Context: an optimization exercise on an open-source flow, tuned for small area and a short achievable clock period. The choices shown serve that exercise and are no tape-out recipe.
Where RTL was checked, it was by simulation tests only, not by an equivalence proof against the original.
The series may have gaps, and a smaller design here may also do less where the tests do not look.
Function not checked in run 3: the RTL went through the layout flow alone.
No activity file was given, so power comes from the tool's default toggle rates.

--- design/flow/design.v ---
`timescale 1ns / 1ps
module cpu(
    rst,
    clk,
    next_instruction,
    count,
    start,
    mem_write,
    wb_en,
    wb_addr,
    wb_data,
    st_en,
    st_addr,
    st_data
    );
    input rst, clk, start, mem_write;
    input [31:0] next_instruction;
    output reg [3:0] count;
    output reg wb_en;
    output reg [4:0] wb_addr;
    output reg [31:0] wb_data;
    output reg st_en;
    output reg [3:0] st_addr;
    output reg [31:0] st_data;
    function [18:0] enc;
        input [31:0] ins;
        reg [2:0] f;
        begin
            case (ins[5:0])
                6'h20: f = 3'd0;
                6'h22: f = 3'd1;
                6'h24: f = 3'd2;
                6'h25: f = 3'd3;
                6'h27: f = 3'd4;
                6'h2A: f = 3'd5;
                default: f = 3'd6;
            endcase
            case (ins[31:26])
                6'h00: enc = {1'b0, f, ins[25:16], ins[15:11]};
                6'h23, 6'h0F: enc = {3'b100, ins[5], ins[25:16], ins[4:0]};
                6'h2B: enc = {3'b110, ins[5], ins[25:16], ins[4:0]};
                6'h02: enc = {4'b0111, ins[25:16], 3'b010, ins[1:0]};
                6'h04: enc = {4'b0111, ins[25:16], 3'b100, ins[1:0]};
                6'h05: enc = {4'b0111, ins[25:16], 3'b110, ins[1:0]};
                default: enc = {4'b0111, ins[25:16], 3'b000, ins[1:0]};
            endcase
        end
    endfunction
    function [24:0] dec;
        input [18:0] w;
        reg r, m;
        begin
            m = w[18];
            r = ~w[18] & (w[17:15] != 3'd7);
            dec = {r | (m & ~w[17]),
                   r ? w[4:0] : w[9:5],
                   m & ~w[17],
                   m & w[17],
                   ~m & (w[17:15] == 3'd7) & (w[4:3] == 2'd2),
                   ~m & (w[17:15] == 3'd7) & (w[4:3] == 2'd3),
                   ~m & (w[17:15] == 3'd7) & (w[4:3] == 2'd1),
                   ~m & (w[17:15] == 3'd0),
                   ~m & (w[17:15] == 3'd1),
                   ~m & (w[17:15] == 3'd2),
                   ~m & (w[17:15] == 3'd3),
                   ~m & (w[17:15] == 3'd4),
                   ~m & (w[17:15] == 3'd5),
                   w[15], w[4:0],
                   w[1:0]};
        end
    endfunction
    reg started;
    reg [3:0] pc;           
    reg tk;                 
    reg jmp;                
    reg [1:0] tb;           
    reg [18:0] im [0:15];   
    reg [31:0] rf [0:31];   
    reg [31:0] dm [0:15];   
    reg [4:0] n_waddr;
    reg n_wen, n_ld, n_st, n_beq, n_bne, n_j;
    reg n_add, n_sub, n_and, n_or, n_nor, n_slt;
    reg [5:0] n_imm;
    reg [1:0] n_tb;
    reg [31:0] sa, sb;
    reg sa_b, sb_b;
    wire [31:0] wd_r0 = wb_data & {32{~rst}};    
    wire [31:0] wd_r1 = wb_data | {32{rst}};     
    wire [31:0] sd_r0 = st_data & {32{~rst}};
    genvar g, b;
    generate
        for (g = 0; g < 32; g = g + 1) begin : RF
            localparam [31:0] RV = 10 * g;
            wire we = rst | (wb_en && wb_addr == g);
            wire [31:0] d;
            for (b = 0; b < 32; b = b + 1) begin : BIT
                assign d[b] = RV[b] ? wd_r1[b] : wd_r0[b];
            end
            always @(posedge clk)
                if (we) rf[g] <= d;
        end
        for (g = 0; g < 16; g = g + 1) begin : DM
            wire we = rst | (st_en && st_addr == g);
            always @(posedge clk)
                if (we) dm[g] <= sd_r0;
        end
    endgenerate
    always @(posedge clk)
        if (mem_write)
            im[count] <= enc(next_instruction);
    reg [31:0] ra, rb;
    integer i;
    always @(*) begin
        ra = {32{sa_b}} & wb_data;
        rb = {32{sb_b}} & wb_data;
        for (i = 0; i < 32; i = i + 1) begin
            ra = ra | ({32{sa[i]}} & rf[i]);
            rb = rb | ({32{sb[i]}} & rf[i]);
        end
    end
    wire [5:0] ea = ra[5:0] + n_imm;
    wire [3:0] la = ea[5:2];
    wire [5:0] ag = ra[5:0] & n_imm;
    wire [5:0] ap = ra[5:0] ^ n_imm;
    wire c2 = ag[1] | (ap[1] & ag[0]);
    reg [31:0] ld;
    reg ld_st;
    reg [3:0] j4;
    reg hit;
    always @(*) begin
        ld = 32'd0;
        ld_st = 1'b0;
        for (i = 0; i < 16; i = i + 1) begin
            j4 = i;
            hit = ~(ap[2] ^ j4[0] ^ c2)
                & ~(ap[3] ^ j4[1] ^ (ag[2] | (ap[2] & ~j4[0])))
                & ~(ap[4] ^ j4[2] ^ (ag[3] | (ap[3] & ~j4[1])))
                & ~(ap[5] ^ j4[3] ^ (ag[4] | (ap[4] & ~j4[2])));
            if (st_en && st_addr == i)
                ld_st = ld_st | hit;
            else
                ld = ld | ({32{hit}} & dm[i]);
        end
        ld = ld | ({32{ld_st}} & st_data);
    end
    wire sub = n_sub | n_slt;
    wire [31:0] bx = sub ? ~rb : rb;
    wire [31:0] kg0 = ra & bx;
    wire [31:0] kp0 = ra ^ bx;
    reg [31:0] kg, kp, ng, np;
    reg [32:0] kc;
    integer k, d;
    always @(*) begin
        kg = kg0;
        kp = kp0;
        kg[0] = kg0[0] | (kp0[0] & sub);
        for (d = 1; d < 32; d = d * 2) begin
            ng = kg;
            np = kp;
            for (k = d; k < 32; k = k + 1) begin
                ng[k] = kg[k] | (kp[k] & kg[k - d]);
                np[k] = kp[k] & kp[k - d];
            end
            kg = ng;
            kp = np;
        end
        kc = {kg, sub};
    end
    wire [32:0] sum = {kc[32], kp0 ^ kc[31:0]};
    wire lt = ~sum[32];
    wire eq = (ra == rb);
    wire [31:0] res = ({32{n_add | n_sub}} & sum[31:0])
                    | ({32{n_and}} & (ra & rb))
                    | ({32{n_or}} & (ra | rb))
                    | ({32{n_nor}} & ~(ra | rb))
                    | ({31'd0, n_slt & lt})
                    | ({32{n_ld}} & ld);
    wire taken = (n_beq & eq) | (n_bne & ~eq);
    wire [18:0] w0 = im[0];
    wire [24:0] d0 = dec(w0);
    wire [4:0] rs0 = w0[14:10];
    wire [4:0] rt0 = w0[9:5];
    wire [9:0] ra0 = {rs0, 3'b000} + {rs0, 1'b0};    
    wire [9:0] rb0 = {rt0, 3'b000} + {rt0, 1'b0};    
    wire [5:0] ea0 = ra0[5:0] + d0[7:2];
    wire sub0 = d0[12] | d0[8];
    wire [10:0] sum0 = {1'b0, ra0} + {1'b0, sub0 ? ~rb0 : rb0} + {10'd0, sub0};
    wire lt0 = ~sum0[10];                            
    wire [31:0] res0 = ({32{d0[13]}} & {22'd0, sum0[9:0]})
                     | ({32{d0[12]}} & {{22{lt0}}, sum0[9:0]})
                     | ({32{d0[11]}} & {22'd0, ra0 & rb0})
                     | ({32{d0[10]}} & {22'd0, ra0 | rb0})
                     | ({32{d0[9]}} & {{22{1'b1}}, ~(ra0 | rb0)})
                     | ({31'd0, d0[8] & lt0});
    wire taken0 = (d0[16] & (rs0 == rt0)) | (d0[15] & (rs0 != rt0));
    wire started_n = start | (started & ~rst);
    wire run_n = ~rst & started_n;           
    wire run0_n = rst & start;               
    wire [3:0] pc_n = rst ? 4'd0 :
                      jmp ? {tb, 2'b00} :
                      pc + 4'd1 + (tk ? {tb, 2'b00} : 4'd0);
    wire [3:0] count_n = (rst ? 4'd0 : count) + {3'd0, mem_write};
    wire [3:0] fa = started_n ? pc_n : count_n;    
    wire [18:0] fw = im[fa];
    wire [24:0] fd = dec(fw);
    wire wb_en_n = run_n ? n_wen : run0_n ? d0[24] : 1'b1;
    wire [4:0] wb_addr_n = run_n ? n_waddr : run0_n ? d0[23:19] : 5'd0;
    always @(posedge clk) begin
        count <= count_n;
        started <= started_n;
        pc <= pc_n;
        {n_wen, n_waddr, n_ld, n_st, n_beq, n_bne, n_j,
         n_add, n_sub, n_and, n_or, n_nor, n_slt, n_imm, n_tb} <= fd;
        for (i = 0; i < 32; i = i + 1) begin
            sa[i] <= (fw[14:10] == i) & ~(wb_en_n & (wb_addr_n == i));
            sb[i] <= (fw[9:5] == i) & ~(wb_en_n & (wb_addr_n == i));
        end
        sa_b <= wb_en_n & (wb_addr_n == fw[14:10]);
        sb_b <= wb_en_n & (wb_addr_n == fw[9:5]);
        wb_en <= wb_en_n;
        wb_addr <= wb_addr_n;
        if (run_n) begin
            wb_data <= res;
            st_en <= n_st;
            st_addr <= la;
            st_data <= rb;
            tk <= taken;
            jmp <= n_j;
            tb <= n_tb;
        end else if (run0_n) begin
            wb_data <= res0;
            st_en <= d0[17];
            st_addr <= ea0[5:2];
            st_data <= {22'd0, rb0};
            tk <= taken0;
            jmp <= d0[14];
            tb <= d0[1:0];
        end else begin
            wb_data <= 32'd0;
            st_en <= 1'b0;
            st_addr <= la;
            st_data <= rb;
            tk <= 1'b0;
            jmp <= 1'b0;
            tb <= n_tb;
        end
    end
endmodule
--- design/flow/flow/run.sh ---
#!/bin/bash
set -euo pipefail
bash standard.sh SETUP_SLACK_MARGIN=7.5 finish > make_finish.log 2>&1
--- design/flow/standard.sh ---
#!/bin/bash
# synth_recipe.tcl (not shown) runs the flow's synth.tcl, then flattens the netlist and writes it again
# the make line also repeats each setting of config.mk as NAME=value (left out here)
make -C /OpenROAD-flow-scripts/flow DESIGN_CONFIG=/design/flow/config.mk WORK_HOME=/design/flow/orfs CLKGATE_MAP_FILE= SYNTH_SCRIPT=/design/flow/synth_recipe.tcl "${@:-finish}"
--- design/flow/config.mk ---
export PLATFORM = sky130hd
export DESIGN_NAME = cpu
export DESIGN_NICKNAME = cpu
export VERILOG_FILES = /design/flow/design.v
export SDC_FILE = /design/flow/constraint.sdc
export NUM_CORES = 4
export LEC_CHECK = 0
export CAP_MARGIN = 20
export CORE_MARGIN = 2
export CORE_UTILIZATION = 50
export SLEW_MARGIN = 20
--- design/flow/constraint.sdc ---
create_clock -name core_clock -period 11.5 [get_ports {clk}]
set_input_delay 2.3000 -clock core_clock [delete_from_list [all_inputs] [get_ports {clk}]]
set_output_delay 2.3000 -clock core_clock [all_outputs]
set_load 0.01 [all_outputs]
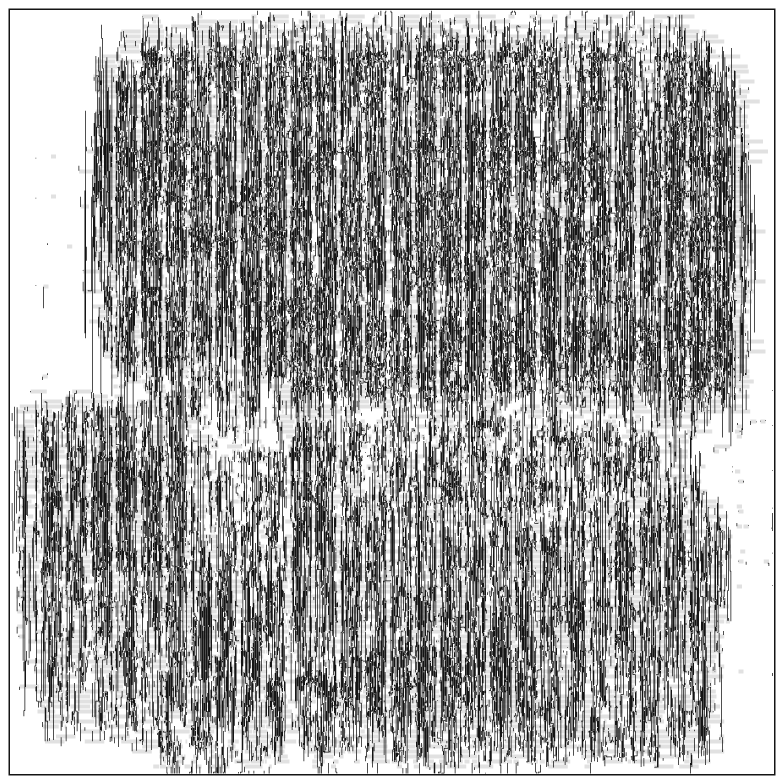
(run_1/m2.png)
The layer holds 40% of the routed length. The wires run mostly vertical.
met2 usage: 0.597
DRT Wirelength: 384 mm
Vias: 68975

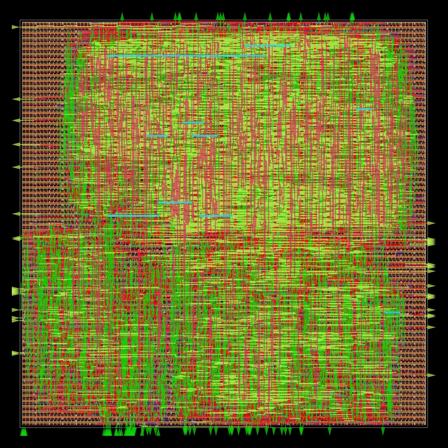
(run_1/routed.png)
GRT Total Usage: 0.431
WL met1: 128 mm
drt wl/cell: 42.6 um
routed wl met2: 155 mm

==> results.toml, run 1 <==
[clock_tree]
cts.repair.resized = 1066
holdBufCountCts = 0
post_cts_buffers = 289
ctsLongestPathBuffers = 3
cts_root_buffer = "clkbuf_16"
numCtsBuffers = 208
tritoncts = "yes"

[drt]
drtAntennaViolNets = 0
vias_per_cell = 7.65
drc = 0

[power_and_ir_drop]
vdd_ir_drop_max_uv = 338
pwr-share-comb = 0.483
p_comb_mw = 16.2
p_per_area_nw_per_um2 = 317
p_sw_frac = 0.414
p_leak_nw = 37.7
total_power_mw = 33.6

[setup_path]
r2r-start = "sa[18]"
critPathArrivalTime_ns = 5.67
r2r_cells = 17
cpMostUsedCell = "buf_4"
crit_slowest_cell = "ha_1"
crit_chain = "buf_4, buf_4, buf_4, a221oi_1, nand3_1, nor3_1, nand3_1, ha_1, nand2_1, or2_2, a211o_1, a21oi_4, nor2_1, o21a_1, xnor2_1, a222oi_1, o21ai_1"
critPathCaptureType = "flop"
crit_buf_inv = 3
crit_path_start_kind = "flop"
r2r_slack_ns = 6.53
crit_fanout = 5

[placed_design]
pre_cts_ws_ns = 3.94
place.gp.congestion = 0.982

[cells_and_area]
multi_input_cells = 3509
nonClkBufAreaFrac = 0.0846
largest_reg_flops = 1024
areaGrowthSynthToFinish_pct = 25.0
clock_area_frac = 0.0640

[timing]
fin_tns_setup_ns = 0
slew_headroom = 0.209
fin_crit_ns = 4.97
achievable-frequency_mhz = 201
hold_violations = 0
worst_pin_slew_ns = 1.19

[yosys]
ys_ff_latch = 2017
synth_xor_area_frac = 0.0131
synth_flop_cell = "edfxtp_1"
syn_area_um2 = 84700
synth_nets = 6183
yosysSeqAreaShare = 0.694
synth_top_area_share = 0.652
synth-edff-count = 1840
synth-simple-area-share = 0.0817

[die]
core_area_um2 = 169000
well_tap_count = 2218
die-area_um2 = 173000
io_pins = 115

[global_route]
grtUsageMet1 = 0.554
grt_busiest_layer = "met2"
grt_util_met3 = 0.183
grt_pass1_wl_mm = 515
grt_pass1_vias = 63754

[outcome]
outcome = "timing/DRC/antenna clean"
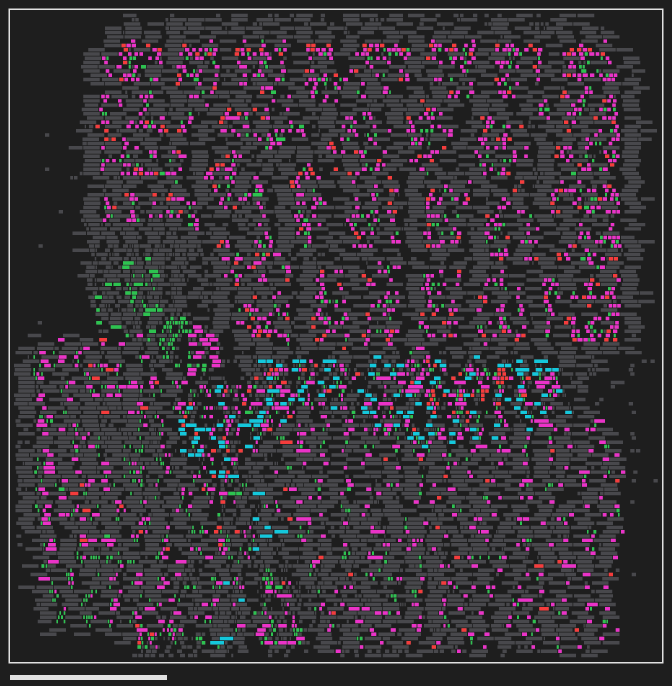
(run_1/gates.png)
Bar = 100 um.
Key: green = nand cells [cells 815, where all over the die]; red = non-inverting ao/oa cells [cells 305, where all over the die]; magenta = aoi and oai cells [cells 1496, where all over the die]; cyan = fa/ha/maj cells [cells 135]
commonest non-fill, non-tap cell in the layout: edfxtp_1
final std cells w/o fill: 9011
fraction of area in multi-input gates: 0.262

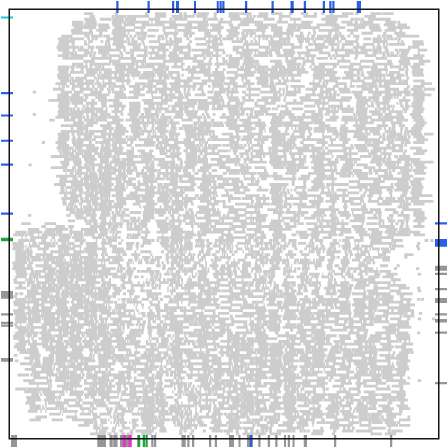
(run_1/pinout.png)
Pins as bars across the die edge, other pins in grey.
Key: magenta = count [pins 4, direction output, edge south]; cyan = clk [pins 1, direction input, edge west]; green = wb_addr [pins 5, direction output, edge 3 south, 2 west]; blue = wb_data [pins 32, direction output, edge 20 north, 6 east, 5 west, 1 south]
All pins by edge: 58 south, 20 north, 19 east, 18 west.
Port Buf Inserts: 109
Chip Height: 416 um
die width: 416 um

==> inputs of run 2 (changes only) <==
==> design/flow/run.sh (new file) <==
#!/bin/bash
# synth_recipe.tcl (not shown) runs the flow's synth.tcl, then flattens the netlist and writes it again
# the make line also repeats each setting of config.mk as NAME=value (left out here)
make -C /OpenROAD-flow-scripts/flow DESIGN_CONFIG=/design/flow/config.mk WORK_HOME=/design/flow/orfs CLKGATE_MAP_FILE= SYNTH_SCRIPT=/design/flow/synth_recipe.tcl finish
--- a/design/flow/config.mk
+++ b/design/flow/config.mk
@@ -8,4 +8,5 @@
 export CAP_MARGIN = 20
 export CORE_MARGIN = 2
 export CORE_UTILIZATION = 50
+export SETUP_SLACK_MARGIN = 5
 export SLEW_MARGIN = 20
removed: design/flow/flow/run.sh
removed: design/flow/standard.sh
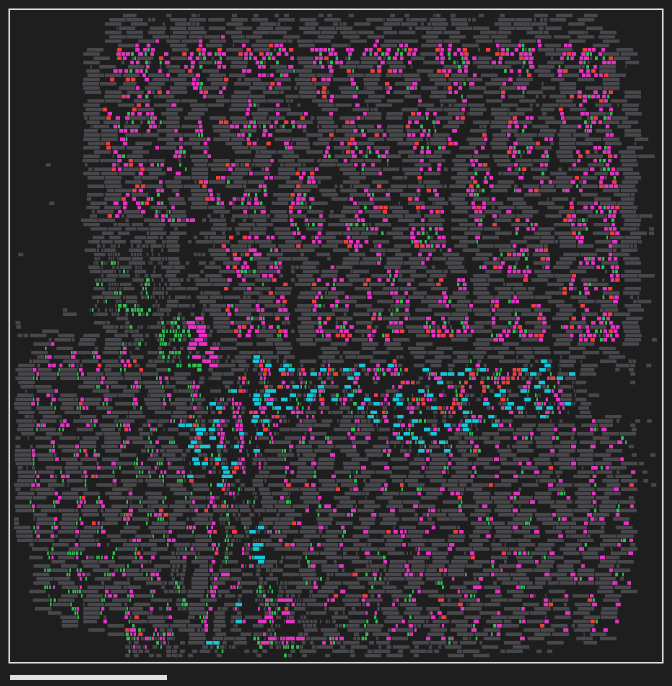
(run_2/gates.png)
Bar = 100 um.
Key: green = nand cells [cells 815, where all over the die]; cyan = fa/ha/maj cells [cells 135]; red = non-inverting ao/oa cells [cells 304, where all over the die]; magenta = aoi and oai cells [cells 1495, where all over the die]
final std cells w/o fill: 8553
fraction of area in multi-input gates: 0.256

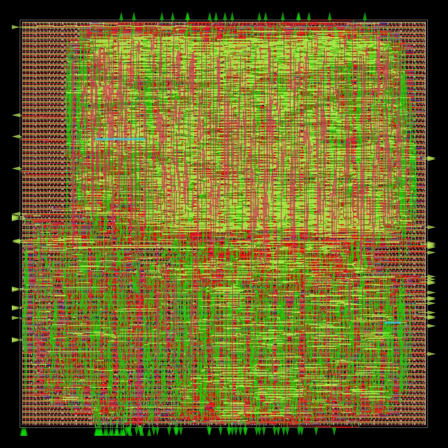
(run_2/routed.png)
WL met3: 57.8 mm
routed wl met2: 143 mm
Max Used Layer: met5

==> run 2 against run 1 <==
Synthesized cell count unchanged. Global-route usage down 3.4 points. Sequential share of layout area up 5.5 points. Clock power down 2%. Total power down 15%. Final cell count down 5.1%. First-iteration DRC count down 4.3%. Clock-buffer cell count up 4. Via count down 5.9%. Largest cell class unchanged. Largest power group unchanged.
==> results.toml, run 2 <==
[cells_and_area]
largest_reg_flops = 1024
mostFrequentLayoutCell = "edfxtp_1"
areaGrowthSynthToFinish_pct = 13.3

[clock_tree]
numCtsBuffers = 205
cts.repair.resized = 2
tritoncts = "yes"
post_cts_buffers = 0
holdBufCountCts = 0

[yosys]
synth_xor_area_frac = 0.0131
syn_area_um2 = 84700

[die]
die_y_um = 416
fp.dieW_um = 416
well_tap_count = 2218

[drt]
drtAntennaViolNets = 0
vias_per_cell = 7.59

[timing]
worst_pin_slew_ns = 1.20
fin_tns_setup_ns = 0
slew_headroom = 0.201

[power_and_ir_drop]
vdd_ir_drop_max_uv = 271
p_leak_nw = 33.4
p_comb_mw = 11.5
p_sw_frac = 0.416

[global_route]
grt_use_total = 0.397
grt_util_met3 = 0.146
grt_pass1_vias = 60355
grt_busiest_layer = "met2"

[outcome]
outcome = "timing/DRC/antenna clean"

[setup_path]
r2r_cells = 14

[placed_design]
pre_cts_ws_ns = 3.94
==> run_2/pinout.png <==
Pins as bars across the die edge, other pins in grey.
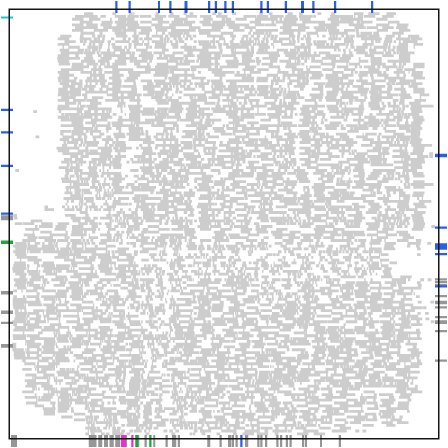

--- run 3 (changed files replaced; the others as in run 2) ---
==> design/flow/design.v <==
`timescale 1ns / 1ns
module control(
		input [5:0] instruction,
		output reg [1:0] ALUOp,
		output reg MemRead,
		output reg MemtoReg,
		output reg RegDst,
		output reg Branch, 
		output reg Jump,
		output reg ALUSrc,
		output reg MemWrite,
		output reg RegWrite
		);
always @(*) begin
		if (instruction == 6'b00_0000) begin				 
		ALUOp = 2'b00;
		MemRead = 1'b0;
		MemtoReg = 1'b0;
		RegDst = 1'b1;
      Branch = 1'b0;		
	   ALUSrc = 1'b0;
		MemWrite = 1'b0;
		RegWrite = 1'b1;
		Jump = 1'b0;
		end else if (instruction == 6'b00_0100) begin    
		ALUOp = 2'b01;
		MemRead = 1'b0;
		MemtoReg = 1'b0;
		RegDst = 1'b0;
      Branch = 1'b1;		
	   ALUSrc = 1'b0;
		MemWrite = 1'b0;
		RegWrite = 1'b0;
		Jump = 1'b0;
		end else if (instruction == 6'b00_0101) begin 	 
		ALUOp = 2'b01;
		MemRead = 1'b0;
		MemtoReg = 1'b0;
		RegDst = 1'b0;
      Branch = 1'b1;		
	   ALUSrc = 1'b0;
		MemWrite = 1'b0;
		RegWrite = 1'b0;
		Jump = 1'b0;		
		end else if (instruction == 6'b10_1011) begin    
		ALUOp = 2'b10;
		MemRead = 1'b0;
		MemtoReg = 1'b0;
		RegDst = 1'b0;
      Branch = 1'b0;		
	   ALUSrc = 1'b1;
		MemWrite = 1'b1;
		RegWrite = 1'b0;
		Jump = 1'b0;
		end else if (instruction == 6'b10_0011) begin    
		ALUOp = 2'b10;
		MemRead = 1'b1;
		MemtoReg = 1'b1;
		RegDst = 1'b0;
      Branch = 1'b0;		
	   ALUSrc = 1'b1;
		MemWrite = 1'b0;
		RegWrite = 1'b1;
		Jump = 1'b0;
		end else if (instruction == 6'b00_0010) begin 	 
		ALUOp = 2'b00;
		MemRead = 1'b0;
		MemtoReg = 1'b0;
		RegDst = 1'b0;
      Branch = 1'b0;		
	   ALUSrc = 1'b0;
		MemWrite = 1'b0;
		RegWrite = 1'b0;
		Jump = 1'b1;
		end else if (instruction == 6'b00_1111) begin 	 
		ALUOp = 2'b10;
		MemRead = 1'b1;
		MemtoReg = 1'b1;
		RegDst = 1'b0;
      Branch = 1'b0;		
	   ALUSrc = 1'b1;
		MemWrite = 1'b0;
		RegWrite = 1'b1;
		Jump = 1'b0;
		end else begin
		ALUOp = 2'b00;
		MemRead = 1'b0;
		MemtoReg = 1'b0;
		RegDst = 1'b0;
      Branch = 1'b0;		
	   ALUSrc = 1'b0;
		MemWrite = 1'b0;
		RegWrite = 1'b0;
		Jump = 1'b0;
		end
end
endmodule
`timescale 1ns / 1ns
module ALU_control(
	 input [5:0] instruction,
	 input [1:0] ALUOp,
	 output reg [2:0] func
    );
 always @(*) begin
	if (ALUOp == 2'b00) begin  
		if (instruction == 6'h20) 			 
		func = 3'd0;
		else if (instruction == 6'h22)	 
		func = 3'd1;
		else if (instruction == 6'h24)	 
		func = 3'd2;
		else if (instruction == 6'h25)	 
		func = 3'd3;
		else if (instruction == 6'h27)	 
		func = 3'd4;
		else if (instruction == 6'h2A)	 
		func = 3'd5;
		else
		func = 3'd7;
	end else if (ALUOp == 2'b01) begin
		func = 3'd1;
	end else if (ALUOp == 2'b10) begin
		func = 3'd0;
	end else begin
		func = 3'd7;
	end
   end
endmodule
`timescale 1ns / 1ns
module ALU(
    a,
    b,
	 func,
    out,
    zero_flag
    );
	 parameter size = 32;
    input [size-1:0] a;
    input [size-1:0] b;
	 input [2:0] func;
    output reg [size-1:0] out;
    output reg zero_flag;
	always @(*) begin
	case (out) 
	0: zero_flag = 1'b1;
	default: zero_flag = 1'b0;
	endcase
	end
	always @(*) begin
		if (func == 3'd0) 
		out = a+b;
		else if (func == 3'd1)
		out = a-b;
		else if (func == 3'd2)
		out = a&b;
		else if (func == 3'd3)
		out = a|b;
		else if (func == 3'd4)
		out = ~(a|b);
		else if (func == 3'd5)	 
		out = (a < b) ? 1 : 0;					
		else
		out = 0;
   end
endmodule
`timescale 1ns / 1ns
module mux( 
	 sel, 
	 in_0, 
	 in_1,
    out 
    );
parameter size = 32;
input sel;
input [size-1:0] in_0;
input [size-1:0] in_1;
output [size-1:0] out;
assign out = (sel) ? in_1 : in_0;
endmodule
`timescale 1ns / 1ns
module Adder(
    a,
    b,
    sum
    );
parameter size = 32;
input [size-1:0] a;
input [size-1:0] b;
output [size-1:0] sum;
assign sum = a+b;
endmodule
`timescale 1ns / 1ns
module sign_extend( 
							in, 
							out
						);
parameter size = 32;
parameter imm_size = 16;
input [imm_size-1:0] in;
output  [size-1:0] out;
assign out [imm_size-1:0] = in;
genvar i;
generate
for (i=imm_size ; i < size ; i=i+1) begin : seblock
assign out[i] = in[imm_size-1];
end
endgenerate
endmodule
`timescale 1ns / 1ns
module shift_left_2(in,out
    );
parameter size = 32;
input [size-1:0] in;
output [size-1:0] out;
assign out = {in[size-3:0],2'b00};
endmodule
`timescale 1ns / 1ns
module PC(
	 out,					   
	 in,                   
	 clk,
    reset
    );
parameter size = 32;
input clk;
input reset;
input [size-1:0] in;
output reg [size-1:0] out;
always @(posedge clk) begin
	if (reset) 
		out <= 0;
	else
		out <= in;
	end
endmodule
`timescale 1ns / 1ns
module InstrMem(
    data_out,
    data_in,
    read_address,
    write_address,
    write,
	 clk
    );
   parameter data_size = 32;
	parameter address_size = 4;
	parameter memory_depth = 2**address_size;  
	output [data_size-1:0] data_out;
	input [data_size-1:0] data_in;
	input [address_size-1:0] read_address;
	input [address_size-1:0] write_address;
	input write;
	input clk; 
	reg [data_size-1:0] mem [0:memory_depth-1];
	assign data_out = mem[read_address];
	always @(posedge clk) begin
		case (write)
			1: mem [write_address] <= data_in;
		endcase
	end 
endmodule
`timescale 1ns / 1ns
module Memory(
     address,
     data_in,
     data_out,
     read,
     write,
	  clk,
	  reset
    );
	 parameter data_size = 32;
	 parameter address_size = 4;
	 parameter memory_depth = 2**address_size;   
    input [31:0] address;
    input [data_size-1:0] data_in;
    output [data_size-1:0] data_out;
    input read;
    input write;
	 input clk;
	 input reset;
reg [data_size-1:0] mem [0:memory_depth-1];
assign data_out = (read) ?  mem [address[address_size+1:2]] : {data_size{1'b0}};
integer i;
always @(posedge clk) begin
if (reset) begin
	for (i = 0; i < memory_depth; i = i + 1)
		mem[i] <= {data_size{1'b0}};
end else begin
case (write)
1: mem[address[address_size+1:2]] <= data_in;
endcase
end
end
endmodule
module nbit_register_file(
								  write_data, 
                          read_data_1, 
								  read_data_2, 
                          read_sel_1, 
								  read_sel_2, 
                          write_address, 
								  RegWrite, 
								  clk,
								  reset
								  );
    parameter data_width = 32;
    parameter select_width = 5; 						   
	 parameter select_width_2 = 2**select_width;    
    input                                       clk, RegWrite, reset;
    input           [data_width-1:0]            write_data;
    input           [select_width-1:0]          read_sel_1, read_sel_2, write_address;
    output		     [data_width-1:0]            read_data_1, read_data_2;
    reg             [data_width-1:0]            register_file [0:select_width_2-1];
	 assign		read_data_1 = register_file[read_sel_1];
	 assign		read_data_2 = register_file[read_sel_2];
    integer i;
    always @ (posedge clk) begin
        if (reset) begin
            for (i = 0; i < select_width_2; i = i + 1)
                register_file[i] <= 10*i;
        end else if (RegWrite) 
            register_file[write_address] <= write_data;
    end
endmodule
`timescale 1ns / 1ps
module cpu(
    rst,
	 clk,
	 next_instruction,
	 count,
	 start,
	 mem_write,
	 wb_en,
	 wb_addr,
	 wb_data,
	 st_en,
	 st_addr,
	 st_data
    );
    input rst, clk, start, mem_write;
	 input [31:0] next_instruction;
	 output reg [3:0] count;
	 output wb_en;
	 output [4:0] wb_addr;
	 output [31:0] wb_data;
	 output st_en;
	 output [3:0] st_addr;
	 output [31:0] st_data;
	 wire [31:0] instruction;
	 reg cpu_started;
	 assign instruction = (cpu_started) ? mem_data_out : 32'b0;
	reg [3:0] mem_address;
	wire [31:0] PC_out, PC_in;
	wire started_now = rst ? 1'b0 : cpu_started;
	wire [3:0] count_now = rst ? 4'b0 : count;
	always @(posedge clk) begin
		if (!started_now)
			mem_address <= count_now;
		else
			mem_address <= PC_out[3:0];
		if (start)
			cpu_started <= 1'b1;
		else
			cpu_started <= started_now;
		if (mem_write)
			count <= count_now + 4'd1;
		else
			count <= count_now;
	end
	wire [31:0] mem_data_out;
	InstrMem imem(mem_data_out, next_instruction, mem_address, count, mem_write, clk);
	 wire [1:0] ALUOp;
	 wire MemRead;
	 wire MemtoReg;
	 wire RegDst;
	 wire Branch; 
	 wire Jump;		 
	 wire ALUSrc;
	 wire MemWrite;
	 wire RegWrite;
    control Control(instruction [31:26], ALUOp, MemRead, MemtoReg, RegDst, Branch, Jump, ALUSrc, MemWrite, RegWrite); 	 
	 wire           [31:0]            write_data;
    wire           [4:0]             write_register;
    wire		       [31:0]            read_data_1, read_data_2;
	 wire				 [31:0]            ALUOut, MemOut;
	 mux #(5) Write_Reg_MUX (RegDst, instruction[20:16], instruction[15:11], write_register);
	 nbit_register_file Register_File(write_data, read_data_1, read_data_2, instruction[25:21] , instruction[20:16], write_register, RegWrite, clk, rst);
	 wire [31:0] immediate;
    sign_extend Sign_Extend( instruction[15:0], immediate);
	 wire [31:0] ALU_input_2;
    wire zero_flag;
	 wire [2:0] ALU_function;
	 mux #(32) ALU_Input_2_Mux (ALUSrc, read_data_2, immediate, ALU_input_2);
	 ALU_control ALU_Control(instruction[5:0], ALUOp, ALU_function);
    ALU ALU(read_data_1, ALU_input_2, ALU_function, ALUOut, zero_flag);
	 Memory Data_Memory(ALUOut, read_data_2, MemOut, MemRead, MemWrite, clk, rst);
    mux #(32) ALU_Mem_Select_MUX (MemtoReg, ALUOut, MemOut, write_data);	 
	 PC Program_Counter(PC_out, PC_in, clk, rst);
	 wire [31:0] PC_plus_4;
	 Adder #(32) PC_Increment_Adder (PC_out, 32'd1, PC_plus_4);   
	 wire [31:0] Branch_target_address;
	 wire [31:0] immediate_x_4;
	 shift_left_2 #(32) Shift_Left_Two (immediate, immediate_x_4);
	 Adder #(32) Branch_Target_Adder (PC_plus_4, immediate_x_4, Branch_target_address);
	 wire [31:0] Jump_target_address;	
	 wire [27:0] Jump_target_x_4;			
	 shift_left_2 #(28) Shift_Left_Too ({2'b00, instruction[25:0]}, Jump_target_x_4);	
	 assign Jump_target_address[31:28] = PC_plus_4[31:28];			
	 assign Jump_target_address[27:0] = Jump_target_x_4;	
	 wire PCSrc, beq, bne, is_bne;			
	 assign is_bne = instruction[26];
	 and Branch_And (beq, Branch, ~is_bne, zero_flag);			
	 and BNE_And (bne, Branch, is_bne, ~zero_flag);					
	 or branch_or (PCSrc, beq, bne);				
	 wire [31:0] Branched_PC;			
	 mux #(32) Branch_MUX (PCSrc, PC_plus_4, Branch_target_address, Branched_PC);	
	 mux #(32) PC_Input_MUX (Jump, Branched_PC, Jump_target_address, PC_in);		
	 assign wb_en = RegWrite;
	 assign wb_addr = write_register;
	 assign wb_data = write_data;
	 assign st_en = MemWrite;
	 assign st_addr = ALUOut[5:2];
	 assign st_data = read_data_2;
endmodule
==> design/flow/config.mk <==
export PLATFORM = sky130hd
export DESIGN_NAME = cpu
export DESIGN_NICKNAME = cpu
export VERILOG_FILES = /design/flow/design.v
export SDC_FILE = /design/flow/constraint.sdc
export NUM_CORES = 4
export LEC_CHECK = 0
export CAP_MARGIN = 20
export CORE_MARGIN = 2
export CORE_UTILIZATION = 40
export SLEW_MARGIN = 20
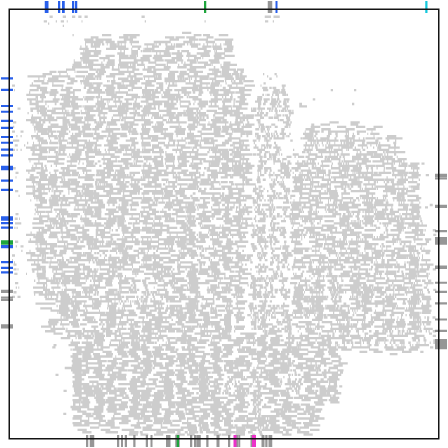
(run_3/pinout.png)
Pins as bars across the die edge, other pins in grey.
Key: cyan = clk [pins 1, direction input, edge north]; green = wb_addr [pins 5, direction output, edge 3 west, 1 north, 1 south]; magenta = count [pins 4, direction output, edge south]; blue = wb_data [pins 32, direction output, edge 23 west, 9 north]
Chip Height: 507 um
Port Buf Inserts: 114

==> run 3 against run 2 <==
Total power is 20% lower. Maximum frequency fell by 41%. Final area increased by 20%. Sequential share of layout area shrank 7.7 points. Sequential power shrank 18%.
==> results.toml, run 3 <==
[outcome]
outcome = "timing/DRC/antenna clean"

[setup_path]
r2r_slack_ns = 2.15
crit_buf_inv = 7
critPathArrivalTime_ns = 8.93

[power_and_ir_drop]
vdd_ir_drop_max_uv = 180
p_per_area_nw_per_um2 = 198
p_comb_mw = 7.51

[global_route]
grtUsageMet1 = 0.362
grt_use_total = 0.266

[die]
io_pins = 115
die-area_um2 = 257000

[clock_tree]
post_cts_buffers = 4
cts_root_buffer = "clkbuf_16"

[drt]
routed.top_layer = "met5"
drt-wirelength-per-cell_um = 31.0
wl_met1_mm = 131
drtAntennaViolNets = 0

[cells_and_area]
multi_input_cells = 4752
largest_reg_flops = 1024
nonClkBufAreaFrac = 0.0403

[timing]
fin_crit_ns = 11.23
slew_headroom = 0.227
achievable-frequency_mhz = 89.0

[yosys]
yosysSeqAreaShare = 0.610
synth-simple-area-share = 0.117
syn_area_um2 = 101000
synth_xor_area_frac = 0.00311

[placed_design]
pre_cts_ws_ns = 0.313
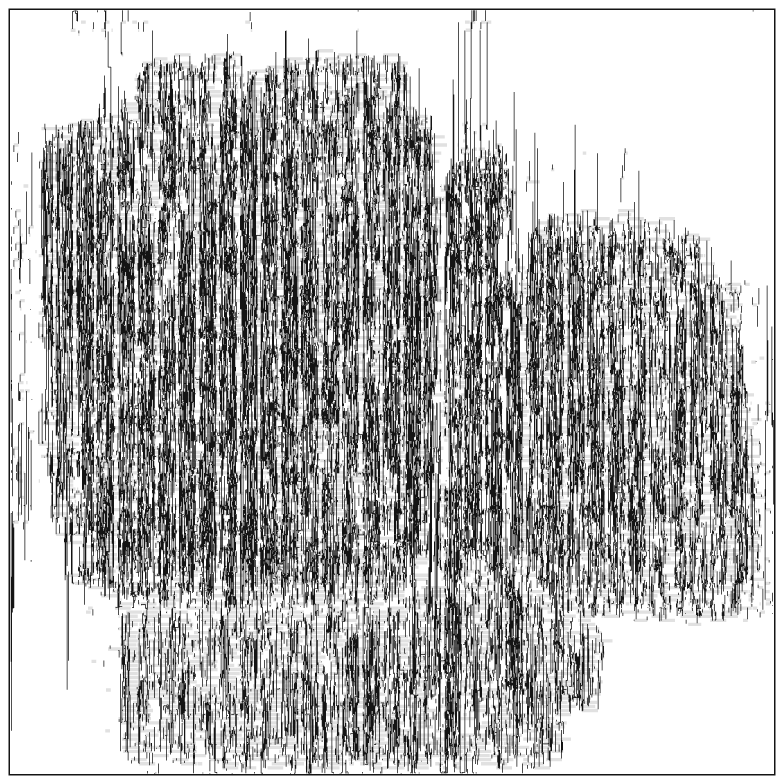
(run_3/m2.png)
6573 nets have wire on it. The wires run mostly vertical. The layer holds 46% of the routed length.
DRT Wirelength: 348 mm
Vias: 69752
met2 usage: 0.420

## afterwards: timing with drivers on the ports
No port has a modelled driver above. Below, the same layouts with a new extraction and two added sets of constraints. Step 1: set_driving_cell puts a clkbuf_16 on clk and a buf_2 on each other input, an assumption about the parent block. Step 2 adds t to the input delays and takes it off the output delays; t is the mean of the earliest and latest rising clock arrival at the registers after step 1. Input paths then give back, and output paths get back, about the clock's delay inside the block. Slacks: ideal / step 1 / step 2; pairs: ideal / step 1.
| run | t (ns) | slack for setup (ns) | worst setup path after step 2 | clock arrival spread, ns | slew at the worst register clock pin (ns) |
|---|---|---|---|---|---|
| run 1 | 0.948 | 6.530 / 6.530 / 6.091 | input to register | 0.051 / 0.050 | 0.07 / 0.07 |
| run 2 | 0.954 | 4.903 / 4.903 / 4.387 | input to register | 0.049 / 0.049 | 0.07 / 0.07 |
| run 3 | 0.968 | 0.267 / 0.167 / 1.134 | register to output | 0.091 / 0.091 | 0.07 / 0.07 |
After both steps setup and hold are still met in every run listed. The setup slack of run 2, which loses most, moves by 0.000 ns with the drivers and by -0.516 ns with both steps.
